Context: an optimization exercise on an open-source flow, tuned for small area and a short achievable clock period. The choices shown serve that exercise and are no tape-out recipe. Only simulation tests tie the RTL to the original design; equivalence was not proved. Not every run is shown, and edits may drop behaviour that the tests do not exercise.

==> run_1/port_trees.png <==
Bar = 200 um.
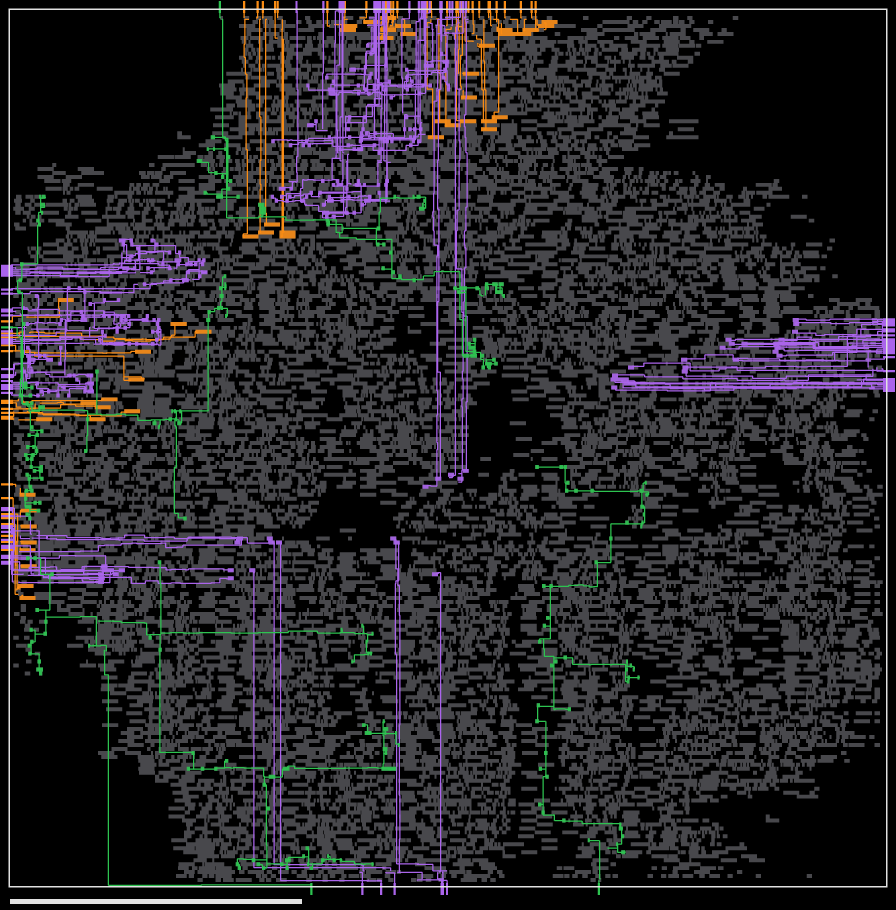
==> run_1/class_map.png <==
Bar = 200 um.
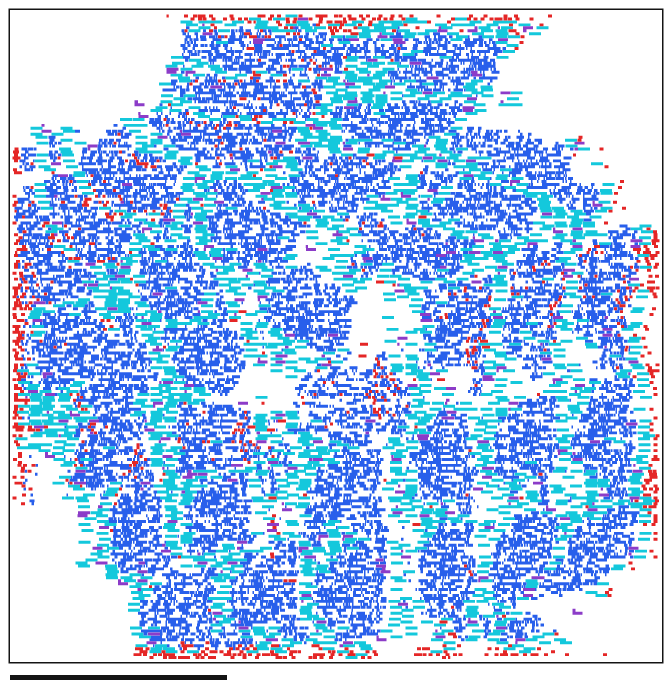
==> run_1/m3.png <==
Bar = 200 um.
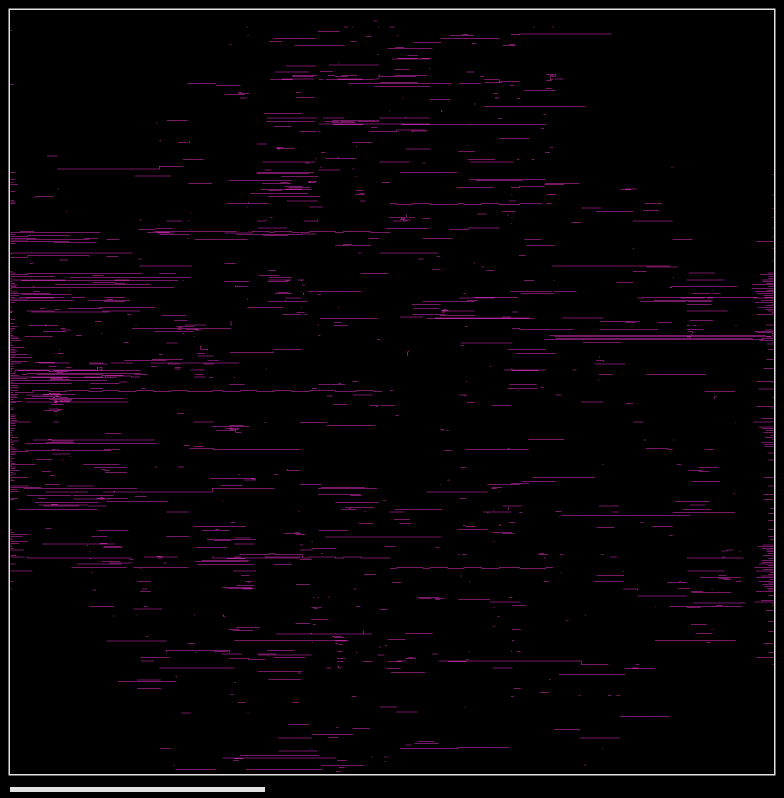
## flow/design.v in outline (module list and top-level ports)
// module macar_c0: 357 lines
// module MAC_c0: 22 lines
// module macar_n0: 357 lines
// module MAC_n0: 22 lines
// module macar_n3: 409 lines
// module MAC_n3: 22 lines
// module macar_x0: 357 lines
// module MAC_x0: 22 lines
// module macar_x3: 409 lines
// module MAC_x3: 22 lines
// module macar_xc0: 357 lines
// module MAC_xc0: 22 lines
// module DYN_MMU: 320 lines
module DYN_MMU #(parameter depth=6, bit_width=8, acc_width=24, size=6, mmu_block=3)
(
  input clk,
  input control,
  input [47:0] wt_arr,
  input [95:0] data_arr_alt,
  input [3:0] acc_sle_d,
  input [3:0] data_sle_s,
  output [47:0] wt_arr_out,
  output [47:0] data_arr_out,
  input [143:0] acc_in,
  output [143:0] acc_out
);
  // ...
==> flow/run.sh <==
#!/bin/bash
# synth_recipe.tcl (not shown) runs the flow's synth.tcl, then flattens the netlist and writes it again
# the make line also repeats each setting of config.mk as NAME=value (left out here)
make -C /OpenROAD-flow-scripts/flow DESIGN_CONFIG=/design/flow/config.mk WORK_HOME=/design/flow/orfs CLKGATE_MAP_FILE= SYNTH_SCRIPT=/design/flow/synth_recipe.tcl finish
==> flow/config.mk <==
export PLATFORM = sky130hd
export DESIGN_NAME = DYN_MMU
export DESIGN_NICKNAME = DYN_MMU
export VERILOG_FILES = /design/flow/design.v
export SDC_FILE = /design/flow/constraint.sdc
export NUM_CORES = 4
export LEC_CHECK = 0
export CAP_MARGIN = 20
export CORE_MARGIN = 2
export CORE_UTILIZATION = 40
export SLEW_MARGIN = 20
==> flow/constraint.sdc <==
create_clock -name core_clock -period 6.5 [get_ports {clk}]
set_input_delay 1.3000 -clock core_clock [delete_from_list [all_inputs] [get_ports {clk}]]
set_output_delay 1.3000 -clock core_clock [all_outputs]
set_load 0.01 [all_outputs]
==> metrics.csv, run 1 <==
stage,metric,value,unit
worst_setup_path,critPathTopFamily,adder cells,
outcome,status,no timing/DRC/antenna violations,
timing,hold_viol_final,0,
cells_and_area,fin_util,46.3,%
timing,whs,0.417,ns
synth,syn_avg_cell_area,11.4,sq um
synth,ys_types,81,
detailed_routing,ant_nets,0,
synth,async_flop_share,0,%
worst_setup_path,crit_fanout,10,
cells_and_area,area_delta_synth_final,15.1,%
cells_and_area,drive_above_1_share,6.60,%
synth,synthTopCellsByCount,"2242 x inv_1, 1916 x fa_1, 1728 x edfxtp_1, 1435 x nand2_1, 1041 x and2_1",
timing,worst_pin_slew,0.920,ns
timing,setup_tns,0,ns
synth,syn_nets,15400,
placement,dp.cells,18100,
clocking,ctsHoldBuffers,0,
floorplanning,die-area,360000,sq um
synth,synth_xor_xnor_area_share,4.55,%
synth,yosysSeqAreaShare,36.5,%
cells_and_area,multi_input_area_share,49.7,%
synth,yosysMostFrequentCell,inv_1,
grt,grt_antenna_before_repair,35,
worst_setup_path,cp.required,7.17,ns
detailed_routing,wl_met2,161000,um
cells_and_area,final_area,164000,sq um
floorplanning,tap-cell-count,4730,
floorplanning,die-width,600,um
cells_and_area,largest_cell_class,multi-input combinational cells,
floorplanning,die_y,600,um
detailed_routing,routed_via_density,4.87,
cells_and_area,seq_cell_count,1728,
Notes on port_trees.png above:
color	port	direction	end cells	buffers	wire
orange	`wt_arr`	input	48	48	2840 um
purple	`data_arr_alt`	input	291	136	14700 um
green	`acc_sle_d`	input	264	17	3830 um
port bufs: 537
Ports: 538

Notes on class_map.png above:
color	class	cells	share of their area
cyan	sequential cells	1728	33%
purple	clock drivers and dummy loads	389	4.4%
red	remaining buffers and delay cells	996	5.8%
blue	remaining logic cells	10606	57%

Notes on m3.png above:
share of all routed wire	5.4%
nets with wire on the layer	845
GRT met3 Usage: 3.13%
routed via count: 89900

==> run_1/closeup.png <==
Bar = 5 um. Window x 440 to 460, y 440 to 460 um. Cells in gray, sequential cells in the stronger gray; small squares are vias.
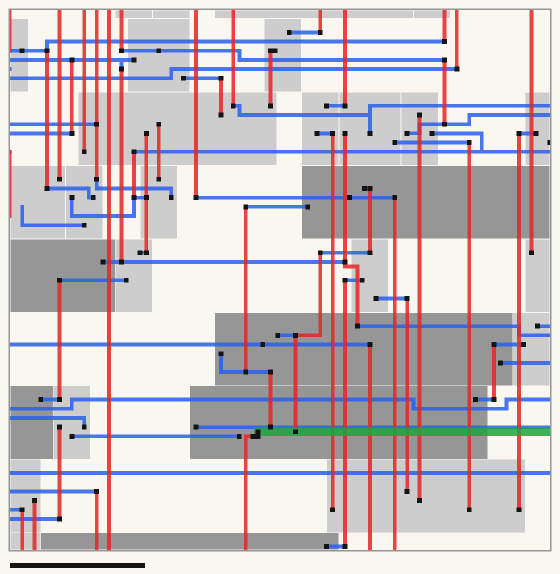

## Run 2: what changed since run 1
--- a/flow/config.mk
+++ b/flow/config.mk
@@ -7,2 +7,3 @@
 export LEC_CHECK = 0
+export ABC_CLOCK_PERIOD_IN_PS = 4000
 export CAP_MARGIN = 20
@@ -10,2 +11,3 @@
 export CORE_UTILIZATION = 40
+export SETUP_SLACK_MARGIN = 1.5
 export SLEW_MARGIN = 20
==> run_2/closeup.png <==
Bar = 5 um. Window x 440 to 460, y 440 to 460 um. Cells in gray, sequential cells in the stronger gray; small squares are vias.
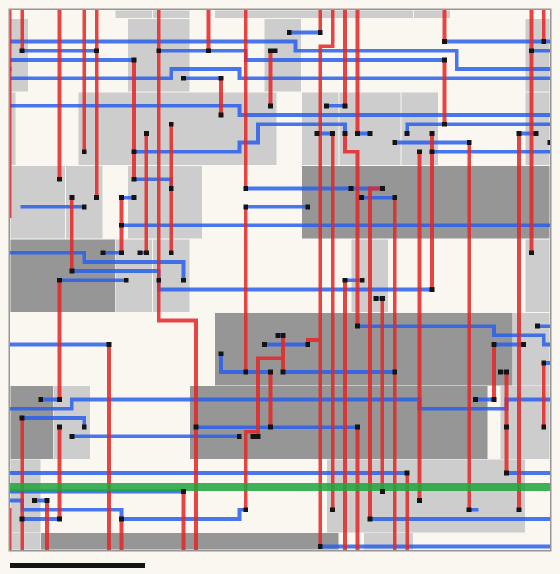
color	layer
green	M3
blue	M1
red	M2
most frequent	inv_1 (6), nand2_1 (3), edfxtp_1 (3)
cells with their middle in the window	20
sequential cells in the window	3

==> run_2/m3.png <==
Bar = 200 um.
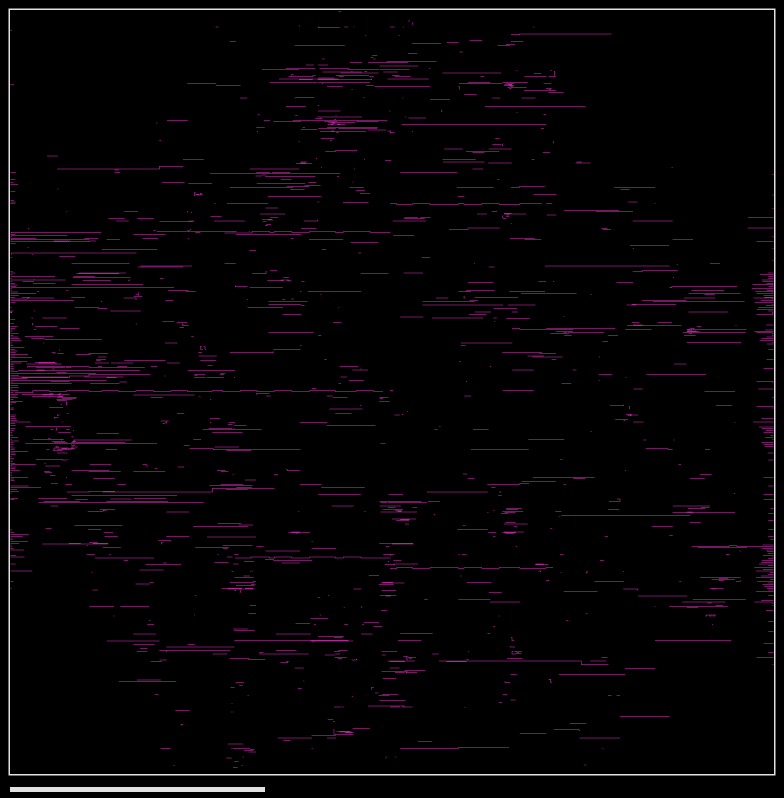
longest straight run	129 um
main direction	horizontal
share of all routed wire	4.6%

==> run 2 against run 1 <==
Hold slack better by 0.0065 ns. Wire length up 6.0%. Die area unchanged. Critical path depth down 4. Core utilization up 3.7 points. Highest routed layer unchanged. Clock skew about the same. Maximum frequency up 14%. Register-to-register slack better by 0.67 ns. Critical endpoint is now mac_0_2.a[20]$_DFFE_PN_.
==> metrics.csv, run 2 <==
stage,metric,value,unit
outcome,status,no timing/DRC/antenna violations,
timing,whs,0.424,ns
floorplanning,die_y,600,um
cells_and_area,fin_util,50.0,%
worst_setup_path,critPathTopFamily,adder cells,
floorplanning,core,353000,sq um
cells_and_area,drive_above_1_share,20.3,%
floorplanning,io_pins,538,
detailed_routing,wl_met2,175000,um
synth,async_flop_share,0,%
synth,syn_avg_cell_area,11.4,sq um
synth,synth_xor_xnor_area_share,4.55,%
worst_setup_path,crit_buf_inv,2,
cells_and_area,diodes,10,
cells_and_area,seq_cell_count,1728,
synth,synthTopCellsByCount,"2242 x inv_1, 1916 x fa_1, 1728 x edfxtp_1, 1435 x nand2_1, 1041 x and2_1",
floorplanning,die-width,600,um
synth,synth_simple_gate_area_share,13.6,%
cells_and_area,largest_cell_class,multi-input combinational cells,
timing,setup_viol,0,
grt,use_met3,2.52,%
timing,setup_tns,0,ns
placement,io_buffers,537,
timing,hold_viol_final,0,
detailed_routing,ant_nets,0,
grt,grt_use_met1,27.9,%
worst_setup_path,crit_fanout,5,
floorplanning,die-area,360000,sq um
cells_and_area,area_delta_synth_final,24.2,%
timing,min_period,5.54,ns
detailed_routing,post_drt_wl_per_cell,19.1,um
detailed_routing,wl,365000,um
worst_setup_path,cp.required,7.10,ns
synth,yosysSeqAreaShare,36.5,%
cells_and_area,final_area,176000,sq um
detailed_routing,routed_via_density,4.91,
synth,syn_inst,12500,
grt,grt_antenna_before_repair,39,
timing,worst_pin_slew,0.982,ns
synth,yosysMostFrequentCell,inv_1,
synth,syn_nets,15400,
cells_and_area,multi_input_area_share,49.8,%
clocking,ctsHoldBuffers,0,
==> run_2/placed.png <==
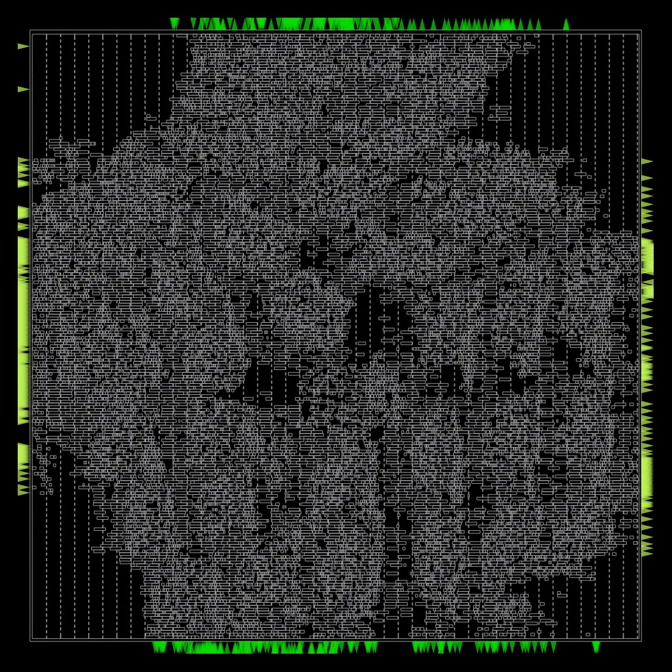
fin cells: 19200
filler cell count: 31500
site row count: 218
sequential share of cell area: 29.4%

==> run_2/class_map.png <==
Bar = 200 um.
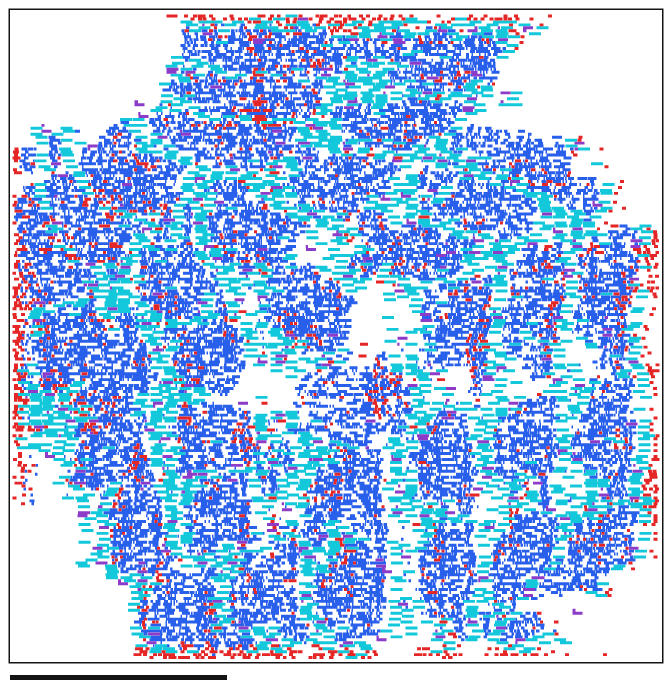
color	class	cells	share of their area
purple	clock drivers and dummy loads	389	4.0%
cyan	sequential cells	1728	30%
red	remaining buffers and delay cells	1701	9.1%
blue	remaining logic cells	10607	56%

==> run_2/port_trees.png <==
Bar = 200 um.
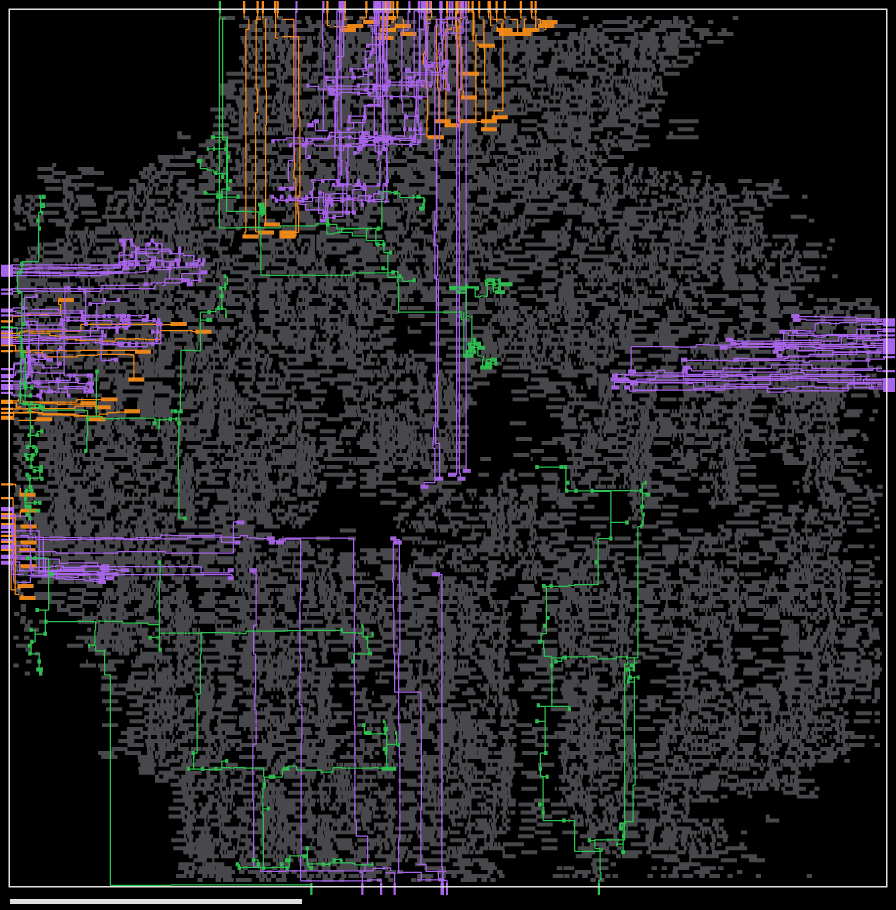

## Run 3: what changed since run 2
==> flow/flow/run.sh (new file) <==
#!/bin/bash
# Layout flow: the standard ORFS flow, with one change to synthesis: Yosys's
# generic "abc -fast" pre-mapping inside "synth" is skipped (-noabc), so that
# extract_fa sees the design's own full-adder equations and maps them to adder
# cells without the inverters that the pre-mapping's arbitrary polarities cause.
# Everything else (ORFS synthesis script, flattening, renaming, floorplan to
# finish) is the standard flow. Each tool's output goes to a log file here.
set -euo pipefail
here=$(pwd)
sed "s|^proc synth {args} { yosys synth -nofsm -noshare {\*}\$args }|proc synth {args} { yosys synth -nofsm -noshare -noabc {*}\$args }|" \
  synth_recipe.tcl > my_synth.tcl
grep -q -- "-noabc" my_synth.tcl
sed "s|SYNTH_SCRIPT=[^ ]*|SYNTH_SCRIPT=$here/my_synth.tcl|" standard.sh > my_standard.sh
grep -q "my_synth.tcl" my_standard.sh
bash my_standard.sh synth > synth.log 2>&1
python3 flow/polarity.py orfs/results/$FLOW_PLATFORM/DYN_MMU/base/1_2_yosys.v > polarity.log 2>&1 || true
bash standard.sh > layout.log 2>&1
==> flow/flow/polarity.py (new file) <==
#!/usr/bin/env python3
"""Inverter clean-up on the synthesized gate netlist (flat, as Yosys writes it).

Yosys maps the adder trees to full-adder cells with arbitrary polarities and puts inverters
between them. A full adder is self-dual: FA(~a, ~b, ~c) = (~sum, ~cout). This script
removes every inverter, then chooses for each full adder whether it works on true or
complemented signals (and for some simple gates whether to use the inverting twin, e.g.
nand2 for and2), so that as few inverters as possible have to be put back. The logic
function of every register input and output port is unchanged; registers are not touched.

usage: polarity.py NETLIST.v   (rewrites the file in place, keeps NETLIST.v.orig)
"""
import re
import sys
import shutil
import random
import math

P = 'sky130_fd_sc_hd__'
INV = re.compile(r'^' + P + r'(clk)?inv_\d+$')
OUTPINS = {'X', 'Y', 'Q', 'Q_N', 'SUM', 'COUT', 'HI', 'LO', 'GCLK'}
# cell -> (twin cell, old output pin, new output pin, area change)
TWIN = {
    'and2_1': ('nand2_1', 'X', 'Y', 3.7536 - 6.256),
    'nand2_1': ('and2_1', 'Y', 'X', 6.256 - 3.7536),
    'or2_1': ('nor2_1', 'X', 'Y', 3.7536 - 6.256),
    'nor2_1': ('or2_1', 'Y', 'X', 6.256 - 3.7536),
    'xor2_1': ('xnor2_1', 'X', 'Y', 0.0),
    'xnor2_1': ('xor2_1', 'Y', 'X', 0.0),
    'and3_1': ('nand3_1', 'X', 'Y', 5.0048 - 6.256),
    'nand3_1': ('and3_1', 'Y', 'X', 6.256 - 5.0048),
}
INV_AREA = 3.7536


def main(path):
    text = open(path).read()
    m = re.search(r'^module\s+(\S+)\s*\((.*?)\);', text, re.M | re.S)
    ports = set(x.strip() for x in m.group(2).split(','))
    if re.search(r'^\s*assign\s', text, re.M):
        aliased = set()
        for a in re.findall(r'^\s*assign\s+(.*?);', text, re.M | re.S):
            for n in re.findall(r'\\\S+|[A-Za-z_][\w$]*(?:\s*\[\d+\])?', a):
                aliased.add(n.strip())
    else:
        aliased = set()
    cellre = re.compile(r'^(\s*)(' + P + r'\w+)\s+(\S+)\s*\((.*?)\);\n', re.M | re.S)
    cells = []
    spans = []
    for cm in cellre.finditer(text):
        pins = [(p, n.strip()) for p, n in re.findall(r'\.(\w+)\(([^()]*)\)', cm.group(4))]
        cells.append({'type': cm.group(2)[len(P):], 'name': cm.group(3), 'pins': pins})
        spans.append((cm.start(), cm.end()))
    head = text[:spans[0][0]]
    tail = text[spans[-1][1]:]
    between = ''.join(text[spans[i][1]:spans[i + 1][0]] for i in range(len(spans) - 1))
    if between.strip():
        print('unexpected text between cells; netlist left unchanged')
        return

    def base(n):
        return n.lstrip('\\').split('[')[0].strip()

    def fixed_net(n):
        return base(n) in ports or n in aliased or n.startswith("1'") or n.startswith("0'")

    driver = {}
    for ci, c in enumerate(cells):
        for p, n in c['pins']:
            if p in OUTPINS:
                driver[n] = (ci, p)
    # collapse inverters: root(net) = (root net, parity)
    inv_of = {}
    for ci, c in enumerate(cells):
        if INV.match(P + c['type']):
            d = dict(c['pins'])
            if not fixed_net(d['Y']):
                inv_of[d['Y']] = (ci, d['A'])

    def root(n):
        par = 0
        seen = 0
        while n in inv_of and seen < 100:
            n = inv_of[n][1]
            par ^= 1
            seen += 1
        return n, par

    removed = set(ci for ci, _ in inv_of.values())
    # flippable cells
    flippable = {}
    for ci, c in enumerate(cells):
        if ci in removed:
            continue
        if c['type'].startswith('fa_'):
            outs = [n for p, n in c['pins'] if p in OUTPINS]
            if not any(fixed_net(n) for n in outs):
                flippable[ci] = 'fa'
        elif c['type'] in TWIN:
            outs = [n for p, n in c['pins'] if p in OUTPINS]
            if not any(fixed_net(n) for n in outs):
                flippable[ci] = 'twin'
    flip = {ci: 0 for ci in flippable}
    # consumers: list of (cell index, pin, root net, parity)
    uses = []
    for ci, c in enumerate(cells):
        if ci in removed:
            continue
        for p, n in c['pins']:
            if p in OUTPINS:
                continue
            r, par = root(n)
            uses.append((ci, p, r, par))
    # inverters that drive fixed nets (ports) stay as consumers of their input
    # (they are not in inv_of, so they are ordinary cells above)
    want = {}  # root -> [count wanting polarity 0, count wanting 1] (relative to true signal)
    uses_of_cell = {}
    for ui, (ci, p, r, par) in enumerate(uses):
        uses_of_cell.setdefault(ci, []).append(ui)
    roots_of_cell_out = {}
    for ci in flippable:
        roots_of_cell_out[ci] = [n for p, n in cells[ci]['pins'] if p in OUTPINS]

    def provided(r):
        d = driver.get(r)
        if d is None:
            return 0
        ci = d[0]
        return flip.get(ci, 0) if ci in flippable else 0

    def wanted(ui):
        ci, p, r, par = uses[ui]
        if flippable.get(ci) == 'fa':
            return par ^ flip[ci]
        return par

    for ui in range(len(uses)):
        r = uses[ui][2]
        want.setdefault(r, [0, 0])[wanted(ui)] += 1

    def rcost(r):
        w = want.get(r)
        if not w:
            return 0.0
        return INV_AREA if w[provided(r) ^ 1] > 0 else 0.0

    def cell_cost(ci):
        if flippable[ci] == 'twin' and flip[ci]:
            return TWIN[cells[ci]['type']][3]
        return 0.0

    def affected(ci):
        rs = set(roots_of_cell_out[ci])
        if flippable[ci] == 'fa':
            rs.update(uses[ui][2] for ui in uses_of_cell.get(ci, []))
        return rs

    def toggle(ci):
        if flippable[ci] == 'fa':
            for ui in uses_of_cell.get(ci, []):
                want[uses[ui][2]][wanted(ui)] -= 1
            flip[ci] ^= 1
            for ui in uses_of_cell.get(ci, []):
                want[uses[ui][2]][wanted(ui)] += 1
        else:
            flip[ci] ^= 1

    start = sum(rcost(r) for r in want) + sum(cell_cost(ci) for ci in flippable)
    # simulated annealing over the flip choices, then a greedy clean-up
    rng = random.Random(1)
    keys = list(flippable)
    cur = start
    best = cur
    best_flip = dict(flip)
    steps = 60 * len(keys)
    t0, t1 = 4.0, 0.05
    for s in range(steps):
        temp = t0 * (t1 / t0) ** (s / steps)
        ci = keys[rng.randrange(len(keys))]
        rs = affected(ci)
        before = sum(rcost(r) for r in rs) + cell_cost(ci)
        toggle(ci)
        after = sum(rcost(r) for r in rs) + cell_cost(ci)
        d = after - before
        if d <= 0 or rng.random() < math.exp(-d / temp):
            cur += d
            if cur < best - 1e-9:
                best = cur
                best_flip = dict(flip)
        else:
            toggle(ci)
    for ci in keys:
        if flip[ci] != best_flip[ci]:
            toggle(ci)
    for it in range(20):
        improved = 0
        for ci in keys:
            rs = affected(ci)
            before = sum(rcost(r) for r in rs) + cell_cost(ci)
            toggle(ci)
            after = sum(rcost(r) for r in rs) + cell_cost(ci)
            if after < before - 1e-9:
                improved += 1
            else:
                toggle(ci)
        if not improved:
            break
    end = sum(rcost(r) for r in want) + sum(cell_cost(ci) for ci in flippable)
    # rebuild
    used_names = set(re.findall(r'\b_pol\d+_\b', text))
    k = [0]

    def fresh():
        while True:
            k[0] += 1
            n = f'_pol{k[0]}_'
            if n not in used_names:
                return n
    comp = {}
    new_wires = []
    # output nets of flipped cells keep their names but now carry the complement
    pin_net = {}
    for ui, (ci, p, r, par) in enumerate(uses):
        w = wanted(ui)
        if w == provided(r):
            pin_net[(ci, p)] = r
        else:
            if r not in comp:
                comp[r] = fresh()
                new_wires.append(comp[r])
            pin_net[(ci, p)] = comp[r]
    out = [head]
    n_inv = 0
    for ci, c in enumerate(cells):
        if ci in removed:
            continue
        typ = c['type']
        pins = []
        for p, n in c['pins']:
            if p in OUTPINS:
                if flippable.get(ci) == 'twin' and flip[ci]:
                    p = TWIN[typ][2]
                pins.append((p, n))
            else:
                pins.append((p, pin_net[(ci, p)]))
        if flippable.get(ci) == 'twin' and flip[ci]:
            typ = TWIN[typ][0]
        body = ',\n'.join(f'    .{p}({n}{" " if n.startswith(chr(92)) else ""})' for p, n in pins)
        out.append(f'  {P}{typ} {c["name"]} (\n{body}\n  );\n')
    for r, cn in comp.items():
        n_inv += 1
        sp = ' ' if r.startswith('\\') else ''
        out.append(f'  {P}inv_1 _polinv{n_inv}_ (\n    .A({r}{sp}),\n    .Y({cn})\n  );\n')
    decl = ''.join(f'  wire {w};\n' for w in new_wires)
    tail2 = tail
    res = ''.join(out)
    # declare new wires right after the module's existing declarations (before first cell)
    res = head + decl + res[len(head):] + tail2
    shutil.copy(path, path + '.orig')
    open(path, 'w').write(res)
    flipped = sum(flip.values())
    print(f'inverters: {len(removed)} removed, {n_inv} added; flipped cells {flipped} of {len(flippable)};'
          f' cost {start:.1f} -> {end:.1f}')


if __name__ == '__main__':
    main(sys.argv[1])
==> flow/standard.sh (new file) <==
#!/bin/bash
# synth_recipe.tcl (not shown) runs the flow's synth.tcl, then flattens the netlist and writes it again
# the make line also repeats each setting of config.mk as NAME=value (left out here)
make -C /OpenROAD-flow-scripts/flow DESIGN_CONFIG=/design/flow/config.mk WORK_HOME=/design/flow/orfs CLKGATE_MAP_FILE= SYNTH_SCRIPT=/design/flow/synth_recipe.tcl "${@:-finish}"
removed: flow/run.sh
==> run_3/port_trees.png <==
Bar = 200 um.
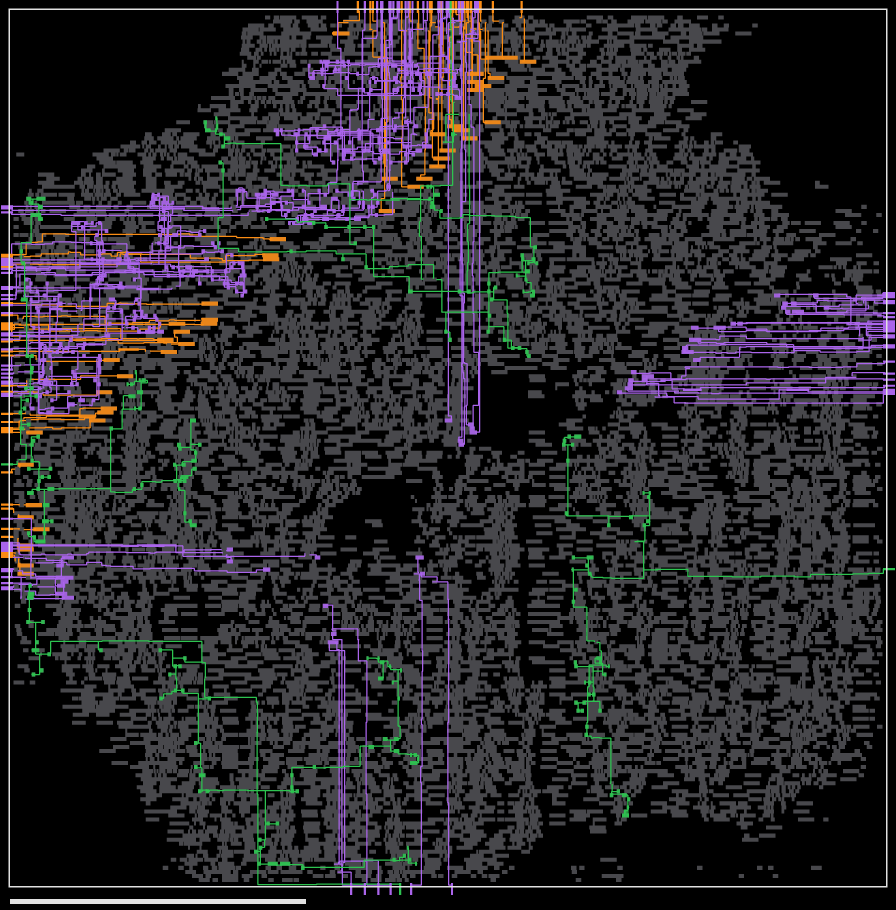
color	port	direction	end cells	buffers	wire
purple	`data_arr_alt`	input	422	142	16300 um
green	`acc_sle_d`	input	266	17	4410 um
orange	`wt_arr`	input	48	48	3790 um

==> run_3/m3.png <==
Bar = 200 um.
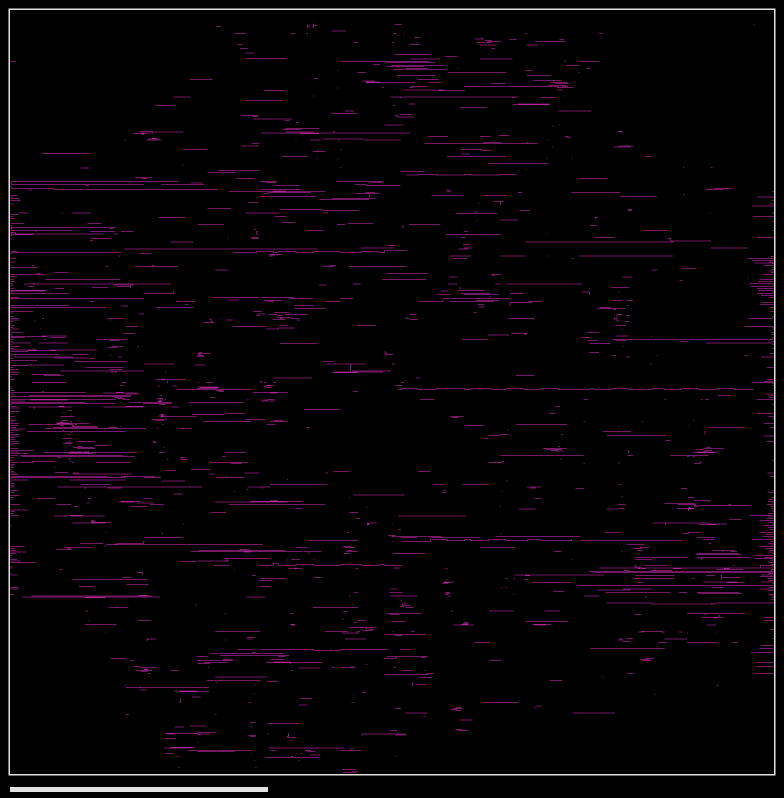
wire length on this layer	18700 um
nets with wire on the layer	997
longest straight run	152 um
main direction	horizontal
routed via count: 90100
GRT met3 Usage: 3.20%
Total Wirelength: 373000 um

==> run_3/placed.png <==
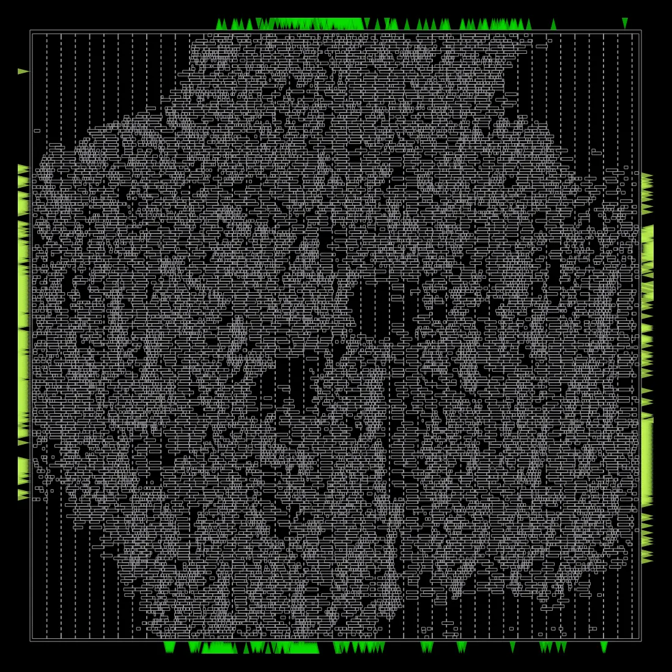
Seq cells: 1728
tap cells: 4557
site row count: 215
filler cell count: 29700

==> run_3/closeup.png <==
Bar = 5 um. Window x 433 to 453, y 433 to 453 um. Cells in gray, sequential cells in the stronger gray; small squares are vias.
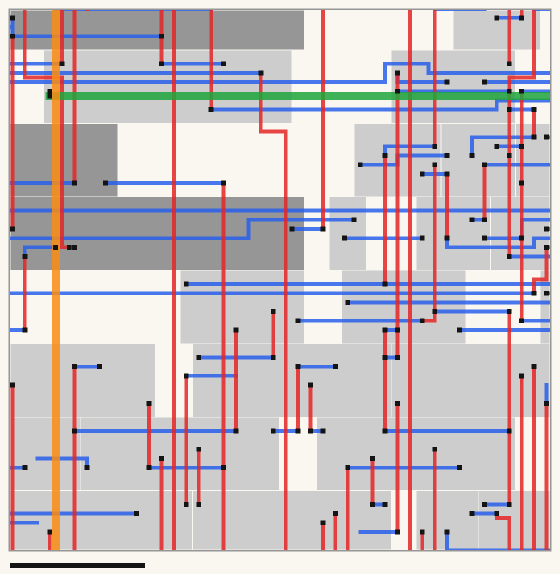
color	layer
orange	M4
green	M3
red	M2
blue	M1
cells with their middle in the window	20
sequential cells in the window	2
most frequent	fa_1 (7), ha_1 (3), edfxtp_1 (2)

==> run 3 against run 2 <==
Die area decreased by 2.9%. First-iteration DRC count fell by 4.0%. Setup slack gained 0.15 ns. Via count shrank 4.3%. Critical path type is now in2reg. Register-to-register slack better by 0.27 ns. Final cell count down 10%. Non-clock buffer count shrank 236. Still clean on timing, DRC and antenna. Critical path depth increased by 3. Sequential cell count unchanged.
==> metrics.csv, run 3 <==
stage,metric,value,unit
detailed_routing,highest_layer,met5,
clocking,postCtsSetupRepairBufs,380,
cells_and_area,drive_above_1_share,18.4,%
worst_setup_path,crit_type,in2reg,
placement,place_ws,-0.430,ns
cells_and_area,area_delta_synth_final,22.3,%
worst_setup_path,worstPathArrival,6.01,ns
timing,worst_pin_slew,1.19,ns
placement,gp_congestion,0.879,
timing,setup_tns,0,ns
worst_setup_path,path_cells,buf_8 > buf_16 > buf_6 > mux2i_2 > buf_4 > nor2b_4 > fa_2 > inv_2 > fa_2 > fa_2 > fa_2 > fa_2 > ha_4 > a21o_1 > a221oi_2 > buf_4 > a211oi_4 > buf_6 > o311ai_4 > xor2_1 > nor2_1,
grt,grt_antenna_before_repair,66,
worst_setup_path,cp.required,7.12,ns
cells_and_area,fin_util,49.2,%
worst_setup_path,critPathTopFamily,adder cells,
timing,hold_viol_final,0,
cells_and_area,final_nets,15400,
cells_and_area,final-seq-area,51900,sq um
grt,grt_use_met1,28.6,%
detailed_routing,post_drt_wl_per_cell,21.7,um
placement,dp.cells,16200,
detailed_routing,routed_via_density,5.24,
synth,syn_nets,13800,
worst_setup_path,crit_fanout,7,
outcome,status,no timing/DRC/antenna violations,
synth,syn_inst,10900,
clocking,ctsHoldBuffers,0,
detailed_routing,ant_nets,0,
clocking,clkSinkCount,1728,
floorplanning,die-width,591,um
placement,io_buffers,537,
cells_and_area,multi_input_area_share,52.8,%
cells_and_area,fin_cells,17200,
cells_and_area,seq_share,30.8,%
synth,syn_avg_cell_area,12.7,sq um
clocking,root_buffer,clkbuf_16,
cells_and_area,final_area,169000,sq um
floorplanning,core,343000,sq um
timing,rsz0062_at_grt,yes,
worst_setup_path,crit_cells,21,
floorplanning,die_y,591,um
timing,min_period,5.38,ns
cells_and_area,multiInputGateArea,89000,sq um
floorplanning,io_pins,538,
timing,setup_viol,0,
cells_and_area,diodes,22,
worst_setup_path,rrSetupSlack,1.23,ns
worst_setup_path,crit_buf_inv,7,
detailed_routing,wl_met2,179000,um
floorplanning,die-area,350000,sq um
cells_and_area,largest_cell_class,multi-input combinational cells,
timing,whs,0.441,ns

[port drivers added, routing unchanged]
The results above use ideal ports. As a check the final layouts listed here were re-extracted and re-timed, cells and wires unchanged.
Step 1 assumes that a clkbuf_16 drives the clock port and a buf_2 every other input.
Step 2 times the ports against the registers' clock, not the clock port: input delays grow and output delays shrink by t, the midpoint of the rising clock arrivals with the driver on.
a / b / c = no drivers / after step 1 / after step 2; a / b = the first two.
| run | t, ns | setup WS [ns] | worst setup path after step 2 | worst data-port slew with drivers (ns) |
|---|---|---|---|---|
| run 1 | 1.010 | 0.205 / 0.286 / -0.724 | input to register | 0.17 |
| run 2 | 1.010 | 0.965 / 0.965 / 0.132 | input to register | 0.29 |
| run 3 | 1.004 | 1.117 / 1.174 / 0.169 | input to register | 0.22 |
With both steps, setup timing fails in run 1, where it was met with ideal ports. For run 3, which loses most, drivers alone change the setup slack by +0.057 ns; drivers and shift together by -0.948 ns.
